Background: an optimization exercise with open tools, aiming at small area and a short achievable clock period. Do not read the settings as production practice. The RTL of this run was laid out without a check of its function.

**design/flow/design.v**
```verilog
`timescale 1ns / 1ps
module umt_config_interface #(
    parameter MAX_UMTS = 5,
    parameter MAX_WIDTH = 64,
    parameter MAX_DEPTH = 512,
    parameter UMT_ID_WIDTH = 3
) (
    input  wire                      clk,
    input  wire                      rst_n,
    input  wire                      cfg_valid,
    input  wire                      cfg_wr_en,
    input  wire [UMT_ID_WIDTH-1:0]   cfg_umt_id,
    input  wire [15:0]               cfg_umt_width,       
    input  wire [15:0]               cfg_umt_depth,       
    input  wire                      cfg_umt_type,        
    output reg  [MAX_UMTS-1:0]       umt_valid,
    output reg  [MAX_UMTS*16-1:0]    umt_width,
    output reg  [MAX_UMTS*16-1:0]    umt_depth,
    output reg  [MAX_UMTS-1:0]       umt_type,
    output reg                       cfg_error,
    output reg  [7:0]                cfg_error_code
);
    localparam ERR_NONE          = 8'h00;
    localparam ERR_INVALID_ID    = 8'h01;
    localparam ERR_WIDTH_TOO_BIG = 8'h02;
    localparam ERR_DEPTH_TOO_BIG = 8'h03;
    localparam ERR_ZERO_SIZE     = 8'h04;
    integer i;
    reg                  umt_valid_reg [0:MAX_UMTS-1];
    reg [15:0]           umt_width_reg [0:MAX_UMTS-1];
    reg [15:0]           umt_depth_reg [0:MAX_UMTS-1];
    reg                  umt_type_reg [0:MAX_UMTS-1];
    always @(posedge clk or negedge rst_n) begin
        if (!rst_n) begin
            cfg_error <= 1'b0;
            cfg_error_code <= ERR_NONE;
            for (i = 0; i < MAX_UMTS; i = i + 1) begin
                umt_valid_reg[i] <= 1'b0;
                umt_width_reg[i] <= 16'd0;
                umt_depth_reg[i] <= 16'd0;
                umt_type_reg[i] <= 1'b0;
            end
        end else begin
            cfg_error <= 1'b0;
            cfg_error_code <= ERR_NONE;
            if (cfg_valid && cfg_wr_en) begin
                if (cfg_umt_id >= MAX_UMTS) begin
                    cfg_error <= 1'b1;
                    cfg_error_code <= ERR_INVALID_ID;
                end else if (cfg_umt_width > MAX_WIDTH) begin
                    cfg_error <= 1'b1;
                    cfg_error_code <= ERR_WIDTH_TOO_BIG;
                end else if (cfg_umt_depth > MAX_DEPTH) begin
                    cfg_error <= 1'b1;
                    cfg_error_code <= ERR_DEPTH_TOO_BIG;
                end else if (cfg_umt_width == 0 || cfg_umt_depth == 0) begin
                    cfg_error <= 1'b1;
                    cfg_error_code <= ERR_ZERO_SIZE;
                end else begin
                    umt_valid_reg[cfg_umt_id] <= 1'b1;
                    umt_width_reg[cfg_umt_id] <= cfg_umt_width;
                    umt_depth_reg[cfg_umt_id] <= cfg_umt_depth;
                    umt_type_reg[cfg_umt_id] <= cfg_umt_type;
                end
            end
        end
    end
    always @(*) begin
        for (i = 0; i < MAX_UMTS; i = i + 1) begin
            umt_valid[i] = umt_valid_reg[i];
            umt_width[i*16 +: 16] = umt_width_reg[i];
            umt_depth[i*16 +: 16] = umt_depth_reg[i];
            umt_type[i] = umt_type_reg[i];
        end
    end
endmodule
module umt_to_lmt_mapper #(
    parameter MAX_UMTS = 5,
    parameter MAX_LMTS = 5,
    parameter PMT_WIDTH = 32,            
    parameter PMT_DEPTH = 32,            
    parameter MAX_PMTS_PER_LMT = 8       
) (
    input  wire                      clk,
    input  wire                      rst_n,
    input  wire                      map_trigger,         
    input  wire [MAX_UMTS-1:0]       umt_valid,
    input  wire [MAX_UMTS*16-1:0]    umt_width,
    input  wire [MAX_UMTS*16-1:0]    umt_depth,
    output reg                       map_done,
    output reg                       map_error,
    output reg  [7:0]                map_error_code,
    output reg  [MAX_LMTS-1:0]       lmt_used,
    output reg  [MAX_LMTS*8-1:0]     lmt_uid,             
    output reg  [MAX_LMTS*8-1:0]     lmt_internal_id,     
    output reg  [MAX_LMTS*2-1:0]     lmt_status_flag,     
    output reg  [MAX_LMTS*2-1:0]     lmt_width_gear,      
    output reg  [MAX_LMTS*3-1:0]     lmt_depth_gear,      
    output reg  [7:0]                total_lmts_used,
    output reg  [15:0]               total_pmts_needed
);
    localparam ERR_NONE           = 8'h00;
    localparam ERR_TOO_MANY_LMTS  = 8'h01;
    localparam ERR_TOO_MANY_PMTS  = 8'h02;
    localparam ERR_WIDTH_UNSUP    = 8'h03;
    localparam STATUS_SINGLE = 2'b00;
    localparam STATUS_START  = 2'b01;
    localparam STATUS_MIDDLE = 2'b10;
    localparam STATUS_END    = 2'b11;
    localparam IDLE       = 3'd0;
    localparam ANALYZE    = 3'd1;
    localparam MAP_UMTS   = 3'd2;
    localparam CHECK_RES  = 3'd3;
    localparam DONE       = 3'd4;
    reg [2:0] state;
    reg [3:0] umt_idx;
    reg [3:0] lmt_idx;
    reg [7:0]  lmt_count;
    reg [15:0] pmt_count;
    reg [15:0] umt_w, umt_d;
    reg [7:0]  num_lmts_for_umt;
    reg [15:0] num_pmts_for_umt;
    reg                  lmt_used_array [0:MAX_LMTS-1];
    reg [7:0]            lmt_uid_array [0:MAX_LMTS-1];
    reg [7:0]            lmt_iid_array [0:MAX_LMTS-1];
    reg [1:0]            lmt_sf_array [0:MAX_LMTS-1];
    reg [1:0]            lmt_wg_array [0:MAX_LMTS-1];
    reg [2:0]            lmt_dg_array [0:MAX_LMTS-1];
    integer i, j;
    function [1:0] calc_width_gear;
        input [15:0] width;
        begin
            if (width <= PMT_WIDTH)
                calc_width_gear = 2'd0;   
            else if (width <= 2*PMT_WIDTH)
                calc_width_gear = 2'd1;   
            else
                calc_width_gear = 2'd3;   
        end
    endfunction
    function [2:0] calc_depth_gear;
        input [15:0] depth;
        begin
            if (depth <= PMT_DEPTH)
                calc_depth_gear = 3'd0;   
            else if (depth <= 2*PMT_DEPTH)
                calc_depth_gear = 3'd1;   
            else if (depth <= 4*PMT_DEPTH)
                calc_depth_gear = 3'd2;   
            else if (depth <= 8*PMT_DEPTH)
                calc_depth_gear = 3'd3;   
            else
                calc_depth_gear = 3'd7;   
        end
    endfunction
    function [15:0] calc_pmts_needed;
        input [15:0] width;
        input [15:0] depth;
        reg [15:0] width_blocks, depth_blocks;
        begin
            width_blocks = (width + PMT_WIDTH - 1) / PMT_WIDTH;
            depth_blocks = (depth + PMT_DEPTH - 1) / PMT_DEPTH;
            calc_pmts_needed = width_blocks * depth_blocks;
        end
    endfunction
    function [7:0] calc_lmts_needed;
        input [15:0] width;
        input [15:0] depth;
        reg [15:0] pmts;
        begin
            pmts = calc_pmts_needed(width, depth);
            calc_lmts_needed = (pmts + MAX_PMTS_PER_LMT - 1) / MAX_PMTS_PER_LMT;
        end
    endfunction
    always @(posedge clk or negedge rst_n) begin
        if (!rst_n) begin
            state <= IDLE;
            map_done <= 1'b0;
            map_error <= 1'b0;
            map_error_code <= ERR_NONE;
            umt_idx <= 0;
            lmt_idx <= 0;
            lmt_count <= 0;
            pmt_count <= 0;
            total_lmts_used <= 0;
            total_pmts_needed <= 0;
            for (i = 0; i < MAX_LMTS; i = i + 1) begin
                lmt_used_array[i] <= 1'b0;
                lmt_uid_array[i] <= 8'd0;
                lmt_iid_array[i] <= 8'd0;
                lmt_sf_array[i] <= 2'd0;
                lmt_wg_array[i] <= 2'd0;
                lmt_dg_array[i] <= 3'd0;
            end
        end else begin
            case (state)
                IDLE: begin
                    map_done <= 1'b0;
                    map_error <= 1'b0;
                    map_error_code <= ERR_NONE;
                    if (map_trigger) begin
                        umt_idx <= 0;
                        lmt_idx <= 0;
                        lmt_count <= 0;
                        pmt_count <= 0;
                        state <= ANALYZE;
                    end
                end
                ANALYZE: begin
                    if (umt_idx < MAX_UMTS) begin
                        if (umt_valid[umt_idx]) begin
                            umt_w = umt_width[umt_idx*16 +: 16];
                            umt_d = umt_depth[umt_idx*16 +: 16];
                            num_lmts_for_umt = calc_lmts_needed(umt_w, umt_d);
                            num_pmts_for_umt = calc_pmts_needed(umt_w, umt_d);
                            lmt_count <= lmt_count + num_lmts_for_umt;
                            pmt_count <= pmt_count + num_pmts_for_umt;
                        end
                        umt_idx <= umt_idx + 1;
                    end else begin
                        total_lmts_used <= lmt_count;
                        total_pmts_needed <= pmt_count;
                        umt_idx <= 0;
                        lmt_idx <= 0;
                        state <= CHECK_RES;
                    end
                end
                CHECK_RES: begin
                    if (lmt_count > MAX_LMTS) begin
                        map_error <= 1'b1;
                        map_error_code <= ERR_TOO_MANY_LMTS;
                        state <= DONE;
                    end else if (pmt_count > (MAX_LMTS * MAX_PMTS_PER_LMT)) begin
                        map_error <= 1'b1;
                        map_error_code <= ERR_TOO_MANY_PMTS;
                        state <= DONE;
                    end else begin
                        state <= MAP_UMTS;
                    end
                end
                MAP_UMTS: begin
                    if (umt_idx < MAX_UMTS) begin
                        if (umt_valid[umt_idx]) begin
                            umt_w = umt_width[umt_idx*16 +: 16];
                            umt_d = umt_depth[umt_idx*16 +: 16];
                            num_lmts_for_umt = calc_lmts_needed(umt_w, umt_d);
                            if (calc_width_gear(umt_w) == 2'd3) begin
                                map_error <= 1'b1;
                                map_error_code <= ERR_WIDTH_UNSUP;
                                state <= DONE;
                            end else begin
                                for (j = 0; j < MAX_LMTS; j = j + 1) if (j < num_lmts_for_umt && lmt_idx < MAX_LMTS && lmt_idx + j < MAX_LMTS) begin
                                    lmt_used_array[lmt_idx + j] <= 1'b1;
                                    lmt_uid_array[lmt_idx + j] <= {4'd0, umt_idx};
                                    lmt_iid_array[lmt_idx + j] <= j[7:0];
                                    lmt_wg_array[lmt_idx + j] <= calc_width_gear(umt_w);
                                    if (num_lmts_for_umt == 1) begin
                                        lmt_sf_array[lmt_idx + j] <= STATUS_SINGLE;
                                        lmt_dg_array[lmt_idx + j] <= calc_depth_gear(umt_d);
                                    end else begin
                                        if (j == 0)
                                            lmt_sf_array[lmt_idx + j] <= STATUS_START;
                                        else if (j == num_lmts_for_umt - 1)
                                            lmt_sf_array[lmt_idx + j] <= STATUS_END;
                                        else
                                            lmt_sf_array[lmt_idx + j] <= STATUS_MIDDLE;
                                        lmt_dg_array[lmt_idx + j] <= calc_depth_gear(
                                            (umt_d + num_lmts_for_umt - 1) / num_lmts_for_umt
                                        );
                                    end
                                end
                                lmt_idx <= lmt_idx + num_lmts_for_umt;
                            end
                        end
                        umt_idx <= umt_idx + 1;
                    end else begin
                        state <= DONE;
                    end
                end
                DONE: begin
                    map_done <= 1'b1;
                    if (!map_trigger) begin
                        state <= IDLE;
                    end
                end
                default: state <= IDLE;
            endcase
        end
    end
    always @(*) begin
        for (i = 0; i < MAX_LMTS; i = i + 1) begin
            lmt_used[i] = lmt_used_array[i];
            lmt_uid[i*8 +: 8] = lmt_uid_array[i];
            lmt_internal_id[i*8 +: 8] = lmt_iid_array[i];
            lmt_status_flag[i*2 +: 2] = lmt_sf_array[i];
            lmt_width_gear[i*2 +: 2] = lmt_wg_array[i];
            lmt_depth_gear[i*3 +: 3] = lmt_dg_array[i];
        end
    end
endmodule
module umt_entry_manager #(
    parameter MAX_UMTS = 5,
    parameter MAX_LMTS = 5,
    parameter MAX_WIDTH = 64,
    parameter MAX_DEPTH = 512,
    parameter MAX_DEPTH_BITS = 9
) (
    input  wire                      clk,
    input  wire                      rst_n,
    input  wire                      entry_valid,
    input  wire [2:0]                entry_umt_id,
    input  wire [MAX_DEPTH_BITS-1:0] entry_addr,
    input  wire [MAX_WIDTH-1:0]      entry_data,
    input  wire [MAX_WIDTH-1:0]      entry_mask,
    input  wire                      entry_write,       
    input  wire [MAX_LMTS-1:0]       lmt_used,
    input  wire [MAX_LMTS*8-1:0]     lmt_uid,
    input  wire [MAX_LMTS*8-1:0]     lmt_internal_id,
    input  wire [MAX_LMTS*16-1:0]    lmt_depth_actual,   
    output reg                       lmt_entry_valid,
    output reg  [2:0]                lmt_entry_id,
    output reg  [MAX_DEPTH_BITS-1:0] lmt_entry_addr,
    output reg  [MAX_WIDTH-1:0]      lmt_entry_data,
    output reg  [MAX_WIDTH-1:0]      lmt_entry_mask,
    output reg                       entry_error,
    output reg  [7:0]                entry_error_code
);
    localparam ERR_NONE       = 8'h00;
    localparam ERR_INVALID_UMT = 8'h01;
    localparam ERR_NO_LMT     = 8'h02;
    localparam ERR_ADDR_OOB   = 8'h03;
    integer i;
    reg [3:0] target_lmt;
    reg [MAX_DEPTH_BITS-1:0] lmt_addr_offset;
    reg [MAX_DEPTH_BITS-1:0] cumulative_depth;
    reg found_lmt;
    always @(posedge clk or negedge rst_n) begin
        if (!rst_n) begin
            lmt_entry_valid <= 1'b0;
            lmt_entry_id <= 3'd0;
            lmt_entry_addr <= {MAX_DEPTH_BITS{1'b0}};
            lmt_entry_data <= {MAX_WIDTH{1'b0}};
            lmt_entry_mask <= {MAX_WIDTH{1'b0}};
            entry_error <= 1'b0;
            entry_error_code <= ERR_NONE;
        end else begin
            lmt_entry_valid <= 1'b0;
            entry_error <= 1'b0;
            entry_error_code <= ERR_NONE;
            if (entry_valid) begin
                found_lmt = 1'b0;
                cumulative_depth = 0;
                for (i = 0; i < MAX_LMTS; i = i + 1) begin
                    if (lmt_used[i] && lmt_uid[i*8 +: 8] == entry_umt_id) begin
                        if (!found_lmt && entry_addr >= cumulative_depth && 
                            entry_addr < (cumulative_depth + lmt_depth_actual[i*16 +: 16])) begin
                            found_lmt = 1'b1;
                            target_lmt = i[3:0];
                            lmt_addr_offset = entry_addr - cumulative_depth;
                        end
                        cumulative_depth = cumulative_depth + lmt_depth_actual[i*16 +: 16];
                    end
                end
                if (found_lmt) begin
                    lmt_entry_valid <= 1'b1;
                    lmt_entry_id <= target_lmt[2:0];
                    lmt_entry_addr <= lmt_addr_offset;
                    lmt_entry_data <= entry_data;
                    lmt_entry_mask <= entry_mask;
                end else begin
                    entry_error <= 1'b1;
                    entry_error_code <= ERR_NO_LMT;
                end
            end
        end
    end
endmodule
module umt_top #(
    parameter MAX_UMTS = 5,
    parameter MAX_LMTS = 5,
    parameter MAX_WIDTH = 64,
    parameter MAX_DEPTH = 512,
    parameter PMT_WIDTH = 32,
    parameter PMT_DEPTH = 32,
    parameter MAX_PMTS_PER_LMT = 8
) (
    input  wire                      clk,
    input  wire                      rst_n,
    input  wire                      umt_cfg_valid,
    input  wire                      umt_cfg_wr_en,
    input  wire [2:0]                umt_cfg_id,
    input  wire [15:0]               umt_cfg_width,
    input  wire [15:0]               umt_cfg_depth,
    input  wire                      umt_cfg_type,
    input  wire                      umt_map_trigger,
    input  wire                      entry_valid,
    input  wire [2:0]                entry_umt_id,
    input  wire [8:0]                entry_addr,
    input  wire [MAX_WIDTH-1:0]      entry_data,
    input  wire [MAX_WIDTH-1:0]      entry_mask,
    output wire                      map_done,
    output wire                      map_error,
    output wire [MAX_LMTS-1:0]       lmt_used,
    output wire [MAX_LMTS*8-1:0]     lmt_uid,
    output wire [MAX_LMTS*8-1:0]     lmt_internal_id,
    output wire [MAX_LMTS*2-1:0]     lmt_status_flag,
    output wire [MAX_LMTS*2-1:0]     lmt_width_gear,
    output wire [MAX_LMTS*3-1:0]     lmt_depth_gear,
    output wire                      lmt_entry_valid,
    output wire [2:0]                lmt_entry_id,
    output wire [8:0]                lmt_entry_addr,
    output wire [MAX_WIDTH-1:0]      lmt_entry_data,
    output wire [MAX_WIDTH-1:0]      lmt_entry_mask,
    output wire [7:0]                total_lmts_used,
    output wire [15:0]               total_pmts_needed
);
    wire [MAX_UMTS-1:0]       umt_valid;
    wire [MAX_UMTS*16-1:0]    umt_width;
    wire [MAX_UMTS*16-1:0]    umt_depth;
    wire [MAX_UMTS-1:0]       umt_type;
    wire                      cfg_error;
    wire [7:0]                cfg_error_code;
    wire [7:0]                map_error_code;
    wire [MAX_LMTS*16-1:0]    lmt_depth_actual;
    wire                      entry_error;
    wire [7:0]                entry_error_code;
    umt_config_interface #(
        .MAX_UMTS(MAX_UMTS),
        .MAX_WIDTH(MAX_WIDTH),
        .MAX_DEPTH(MAX_DEPTH),
        .UMT_ID_WIDTH(3)
    ) umt_cfg_inst (
        .clk(clk),
        .rst_n(rst_n),
        .cfg_valid(umt_cfg_valid),
        .cfg_wr_en(umt_cfg_wr_en),
        .cfg_umt_id(umt_cfg_id),
        .cfg_umt_width(umt_cfg_width),
        .cfg_umt_depth(umt_cfg_depth),
        .cfg_umt_type(umt_cfg_type),
        .umt_valid(umt_valid),
        .umt_width(umt_width),
        .umt_depth(umt_depth),
        .umt_type(umt_type),
        .cfg_error(cfg_error),
        .cfg_error_code(cfg_error_code)
    );
    umt_to_lmt_mapper #(
        .MAX_UMTS(MAX_UMTS),
        .MAX_LMTS(MAX_LMTS),
        .PMT_WIDTH(PMT_WIDTH),
        .PMT_DEPTH(PMT_DEPTH),
        .MAX_PMTS_PER_LMT(MAX_PMTS_PER_LMT)
    ) mapper_inst (
        .clk(clk),
        .rst_n(rst_n),
        .map_trigger(umt_map_trigger),
        .umt_valid(umt_valid),
        .umt_width(umt_width),
        .umt_depth(umt_depth),
        .map_done(map_done),
        .map_error(map_error),
        .map_error_code(map_error_code),
        .lmt_used(lmt_used),
        .lmt_uid(lmt_uid),
        .lmt_internal_id(lmt_internal_id),
        .lmt_status_flag(lmt_status_flag),
        .lmt_width_gear(lmt_width_gear),
        .lmt_depth_gear(lmt_depth_gear),
        .total_lmts_used(total_lmts_used),
        .total_pmts_needed(total_pmts_needed)
    );
    reg [MAX_LMTS*16-1:0] lmt_depth_actual_reg;
    integer i;
    always @(*) begin
        for (i = 0; i < MAX_LMTS; i = i + 1) begin
            if (lmt_used[i]) begin
                case (lmt_depth_gear[i*3 +: 3])
                    3'd0: lmt_depth_actual_reg[i*16 +: 16] = PMT_DEPTH;
                    3'd1: lmt_depth_actual_reg[i*16 +: 16] = PMT_DEPTH * 2;
                    3'd2: lmt_depth_actual_reg[i*16 +: 16] = PMT_DEPTH * 4;
                    3'd3: lmt_depth_actual_reg[i*16 +: 16] = PMT_DEPTH * 8;
                    3'd4: lmt_depth_actual_reg[i*16 +: 16] = PMT_DEPTH * 16;
                    3'd5: lmt_depth_actual_reg[i*16 +: 16] = PMT_DEPTH * 32;
                    3'd6: lmt_depth_actual_reg[i*16 +: 16] = PMT_DEPTH * 64;
                    3'd7: lmt_depth_actual_reg[i*16 +: 16] = PMT_DEPTH * 128;
                    default: lmt_depth_actual_reg[i*16 +: 16] = PMT_DEPTH;
                endcase
            end else begin
                lmt_depth_actual_reg[i*16 +: 16] = 16'd0;
            end
        end
    end
    assign lmt_depth_actual = lmt_depth_actual_reg;
    umt_entry_manager #(
        .MAX_UMTS(MAX_UMTS),
        .MAX_LMTS(MAX_LMTS),
        .MAX_WIDTH(MAX_WIDTH),
        .MAX_DEPTH(MAX_DEPTH),
        .MAX_DEPTH_BITS(9)
    ) entry_mgr_inst (
        .clk(clk),
        .rst_n(rst_n),
        .entry_valid(entry_valid),
        .entry_umt_id(entry_umt_id),
        .entry_addr(entry_addr),
        .entry_data(entry_data),
        .entry_mask(entry_mask),
        .entry_write(1'b1),
        .lmt_used(lmt_used),
        .lmt_uid(lmt_uid),
        .lmt_internal_id(lmt_internal_id),
        .lmt_depth_actual(lmt_depth_actual),
        .lmt_entry_valid(lmt_entry_valid),
        .lmt_entry_id(lmt_entry_id),
        .lmt_entry_addr(lmt_entry_addr),
        .lmt_entry_data(lmt_entry_data),
        .lmt_entry_mask(lmt_entry_mask),
        .entry_error(entry_error),
        .entry_error_code(entry_error_code)
    );
endmodule
```
**design/flow/run.sh**
```bash
#!/bin/bash
# synth_recipe.tcl (not shown) runs the flow's synth.tcl, then flattens the netlist and writes it again
# the make line also repeats each setting of config.mk as NAME=value (left out here)
make -C /OpenROAD-flow-scripts/flow DESIGN_CONFIG=/design/flow/config.mk WORK_HOME=/design/flow/orfs CLKGATE_MAP_FILE= SYNTH_SCRIPT=/design/flow/synth_recipe.tcl finish
```
**design/flow/config.mk**
```make
export PLATFORM = sky130hd
export DESIGN_NAME = umt_top
export DESIGN_NICKNAME = umt_top
export VERILOG_FILES = /design/flow/design.v
export SDC_FILE = /design/flow/constraint.sdc
export NUM_CORES = 4
export LEC_CHECK = 0
export CAP_MARGIN = 20
export CORE_MARGIN = 2
export CORE_UTILIZATION = 40
export SLEW_MARGIN = 20
```
**design/flow/constraint.sdc**
```tcl
create_clock -name core_clock -period 120.0 [get_ports {clk}]
set_input_delay 24.0000 -clock core_clock [delete_from_list [all_inputs] [get_ports {clk}]]
set_output_delay 24.0000 -clock core_clock [all_outputs]
set_load 0.01 [all_outputs]
```
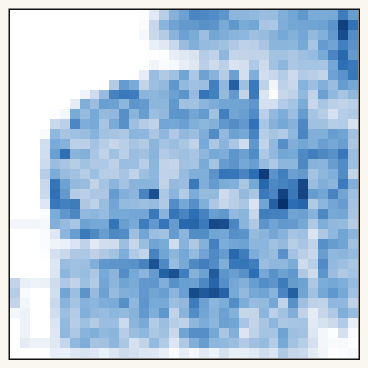
**Above:** routed metal per tile.
Drawn at 1 px/um. The die is cut into 35 by 35 equal tiles; white is low, dark blue is high, scaled to the fullest tile. Values are wire area over tile area, all layers added.
tiles over half the peak = 28%
nearly empty tiles = 16%
emptiest ninth of the die = upper left
mean over tiles = 0.19
via count: 42,901
Post-Route WL: 145 mm
total track usage: 0.232

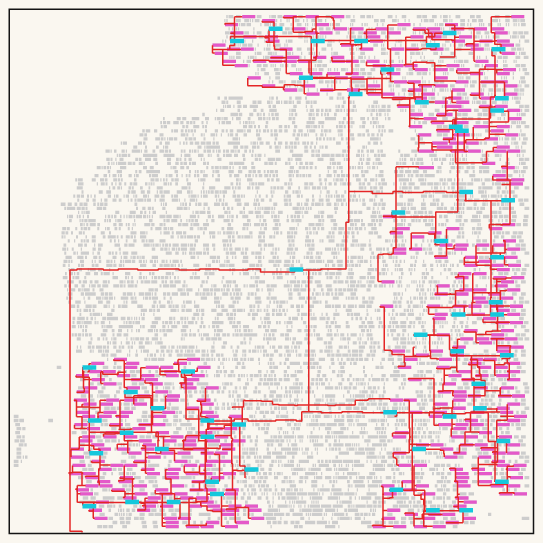
**Above:** clock wires, drivers and flops.
Drawn at 1.5 px/um.
cyan -> clock drivers  # count 54
magenta -> flip-flops  # count 498
red -> clock wires  # length 7,030 um
flops lie = widely spread
Worst-Skew Late Latency: 660 ps
clk_skew: 40.1 ps

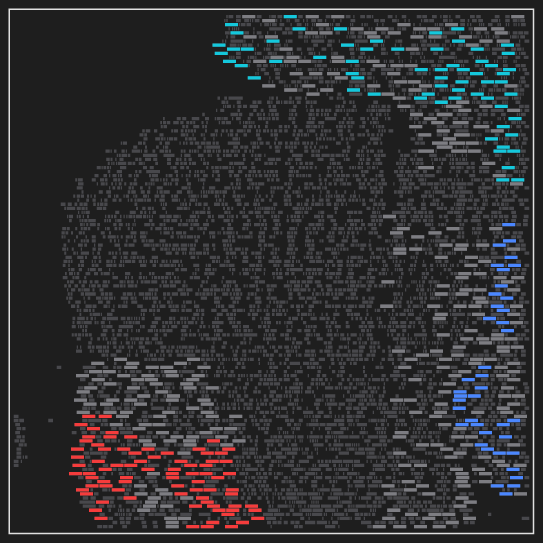
**Above:** register map, names as in the netlist.
Drawn at 1.5 px/um.
red -> `umt_cfg_inst.umt_width_reg`  # placed flops 80
blue -> `mapper_inst.lmt_uid_array`  # placed flops 40
cyan -> `entry_mgr_inst.lmt_entry_mask`  # placed flops 64
not colored = 314
fin util: 0.473

==> summary.txt <==
Status
  – Status: complete, no violations

Timing
  – Final setup viols: 0
  – RSZ-0062 raised after global routing: false
  – Setup TNS: 0 ps
  – Fin worst setup slack: ~9000 ps
  – Slew HR: 0.257
  – Fmax: between 9 and 10 MHz
  – Period minus WS final: between 100,000 and 150,000 ps
  – Fin crit share: 0.924
  – Final hold vios: 0
  – Slew Limit Fails: 0
  – Worst Max-Slew Pin Slew: 1110 ps

Detailed routing
  – WL/cell: ~19 um
  – Drt pass-1 iters: 7
  – Post-route ant nets: 0
  – # DRC: 0
  – DR iter-0 viols: a little under 3,000
  – DR vias/cell: 5.65

Critical path
  – Worst EP arrival: about 110,000 ps
  – Worst Setup End Kind: flop
  – WS Path Type: reg -> reg
  – Most used cell, CP: o21a_1
  – Startpoint Class: flop
  – Crit-path slowest cell: a222oi_1
  – Worst path top cell family by delay: compound AO/OA/AOI/OAI gates
  – Crit-path max cell delay: roughly 840 ps
  – Buf/Inv on CP: 28
  – Req. time, crit path: about 120,000 ps
  – CP max FO: 38

Die
  – Initial Util: 0.402
  – FP Rows: 126
  – Die Height: about 350 um
  – Chip width: 348 um
  – Die area: around 120,000 sq um
  – I/O pins: about 470
  – Core Region: ~120,000 sq um

Yosys
  – Number of synthesized register bits: 498
  – Top-area cell type share of the netlist area: 0.257
  – Post-Syn Area: approximately 47,000 sq um
  – Async SR Flop Fraction: 0.978
  – Synth top area cells: dfrtp_1 26%, ha_1 10%, nand2_1 6.6%
  – Sequential fraction of the synthesis area: 0.264
  – Mapped Nets: between 6,000 and 7,000
  – Unique cell type count in the Yosys netlist: roughly 140
  – Yosys warns: 14
  – Main synth FF type: dfrtp_1
  – Area leader, netlist: dfrtp_1
  – Syn Area/Cell: about 8.5 sq um
  – Synth Instances: between 5,000 and 6,000
  – EDFF count, synth: 11

Hold path
  – Hold crit path type: reg -> reg

Global routing
  – First-pass GRT wire length: between 200 and 250 mm
  – Initial antenna violation count: 1
  – Largest net degree at the start of global routing: ~170
  – GRT overflow: 0
  – Vias in the first global route: 41,141

Clocking
  – CTS Hold Bufs: 0
  – Clock buffer depth: 3
  – Root buf cell: clkbuf_16
  – # resized after CTS: 0
  – H-tree Lvls: 2
  – Clk sinks: approximately 500
  – Clock-pin transition on the worst setup and hold timing paths: approximately 70 ps
  – CTS tree: yes
  – Inserted Clock Buffers: 54

Run
  – Max_cap viols: 0

Place
  – Post-Place Worst Slack: ~10000 ps
  – Buffers on Ports: between 400 and 500
  – RePlAce Congestion: 0.898
  – DP HPWL: approximately 110 mm

Cells and area
  – Ant diodes: 0
  – Layout cells sized above 1: 0.0945
  – Area grow syn2layout: 17.5%
  – Final net count: 6,661
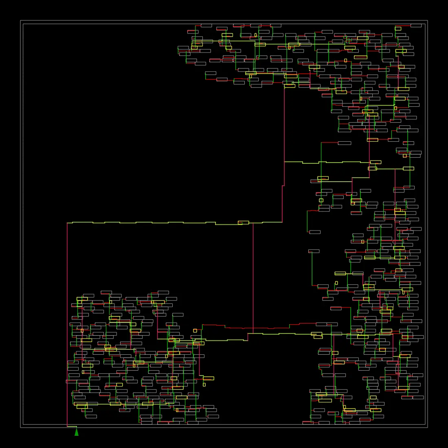
**Above:** the clock network.
num sequential: 498
CLK BUF: 79

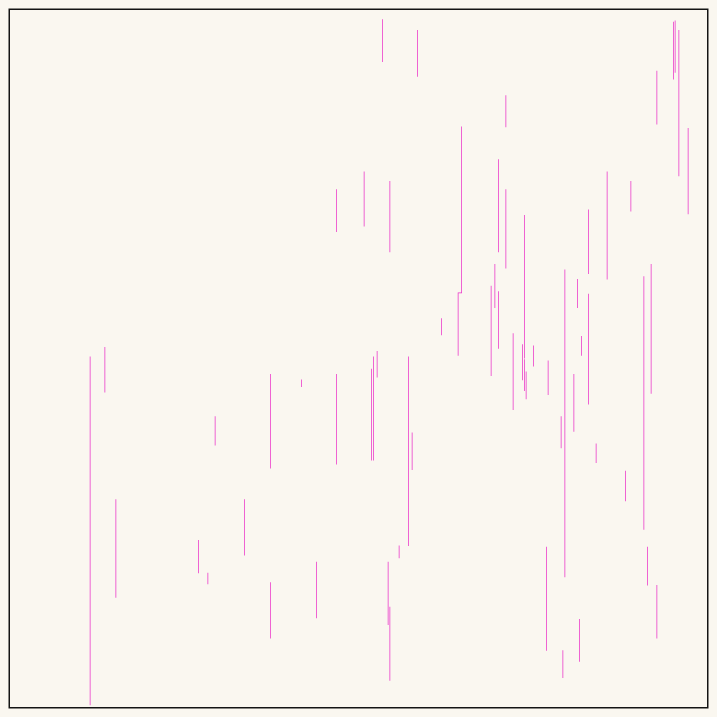
**Above:** metal 4.
Drawn at 2 px/um.
nets with wire on the layer = 48
longest straight run = 174 um
wire length on this layer = 2,310 um
main direction = vertical
share of all routed wire = 1.6%

==> path summary, 6_finish.rpt <==
kind                                                endpoint  depth (start not counted)                     startpoint  slack (ps)
setup / recovery              mapper_inst.lmt_dg_array[4][2]                        453         mapper_inst.umt_idx[1]        9070
hold / removal                 umt_cfg_inst.umt_valid_reg[0]                          1  umt_cfg_inst.umt_valid_reg[0]         470
setup reg to reg              mapper_inst.lmt_dg_array[4][2]                        453         mapper_inst.umt_idx[1]        9070
hold reg to reg                umt_cfg_inst.umt_valid_reg[0]                          1  umt_cfg_inst.umt_valid_reg[0]         470
max in group asynchronous  entry_mgr_inst.lmt_entry_data[47]                          3                          rst_n       94580
min in group asynchronous    mapper_inst.lmt_iid_array[0][5]                          1                          rst_n       23280
==> routing by layer <==
layer,vias to the layer above,GRT usage,share of wire
li1,21047,-,-
met1,20745,0.322,0.47
met2,973,0.391,0.47
met3,136,0.0285,0.048
met4,0,0.0433,0.016
met5,-,0,0
==> metrics by stage <==
step,area [sq um],hold WS (ps),cells
3_5_place_dp,53800,451,7482
3_3_place_gp,53800,445,7482
5_1_grt,55800,483,7587
4_1_cts,55700,471,7583
6_report,55800,471,7587
2_1_floorplan,47500,429,5603
==> cells by family (layout without fill, tap and decap cells) <==
logic type               after synthesis  in the layout  synth area share
buffers and inverters                460            908            0.0389
multiplexers                         282            282            0.0699
XOR/XNOR                             276            276            0.0514
AND/OR/NAND/NOR                     2316           2316             0.242
flip-flops                           498            498             0.264
AO/OA/AOI/OAI                       1295           1295             0.194
adder cells (fa/ha/maj)              476            476             0.140
==> layout by cell type, fill, tap and decap left out, types with 69 or more instances in the layout <==
cell type / netlist / layout
nor2b_1: 110 / 110
nand3_1: 104 / 104
xnor2_1: 172 / 170
fa_1: 92 / 92
o31ai_1: 92 / 92
clkdlybuf4s50_1: 0 / 466
o21ai_0: 199 / 198
dfrtp_1: 487 / 485
a21o_1: 69 / 69
and2_1: 156 / 156
ha_1: 381 / 381
buf_4: 11 / 73
mux2_2: 188 / 188
nand2_1: 837 / 835
nor3_1: 233 / 232
a21oi_1: 235 / 233
nor2_1: 383 / 381
o21a_1: 179 / 179
inv_1: 257 / 257
xor2_1: 101 / 99
==> worst register-to-register path: cells and delay by family (launching register included) <==
family | cells | cell delay [ps]
buffers and inverters | 28 | 4300
muxes | 4 | 990
adders and majority gates | 39 | 12780
AOI/OAI and AO/OA | 253 | 57020
DFF | 1 | 800
and+or+nand+nor | 128 | 34730
xor gates and xnor gates | 1 | 140
==> Yosys cell counts, types with 104 or more instances <==
| library cell | number |
|---|---|
| a21oi_1 | 235 |
| and2_1 | 156 |
| clkbuf_1 | 138 |
| dfrtp_1 | 487 |
| ha_1 | 381 |
| inv_1 | 257 |
| mux2_2 | 188 |
| nand2_1 | 837 |
| nand3_1 | 104 |
| nor2_1 | 383 |
| nor2b_1 | 110 |
| nor3_1 | 233 |
| o21a_1 | 179 |
| o21ai_0 | 199 |
| xnor2_1 | 172 |
==> cell type report <==
class                      count  area [sq um]
clock inverter                22           255
inverter                     266          1000
multi-input combinational   4645         33200
fill                       11365         62200
clock buffer                  79          1640
sequential                   498         12500
timing repair buffer         541          5250
tap                         1536          1920
==> what timing repair did <==
action	4_1_cts	5_1_grt
setup endpoints to repair	0	14
endpoints found under the hold margin	0	0
setup buffers	0	4

-- port drivers added, routing unchanged --
How much do the figures lean on ideal ports? The routed layout below was timed once more, with nothing changed but the port constraints. Step 1, drivers: a clkbuf_16 drives clk and a buf_2 each remaining input, both assumed. Step 2 also shifts input and output timing later by t, the mid clock arrival at the registers, as if the neighbouring blocks saw the same clock. a / b / c = ideal / step 1 / step 2; a / b = the first two.
t (ns): 0.722
setup slack, ns: 9.072 / 9.072 / 9.072
worst hold slack (ns): 0.471 / 0.471 / 0.471
worst register clock-pin slew, ns: 0.08 / 0.08
worst slew at a driven data input, ns: 0.11
After both steps setup and hold are still met in this run. For this run, drivers alone change the setup slack by 0.000 ns; drivers and shift together by 0.000 ns.
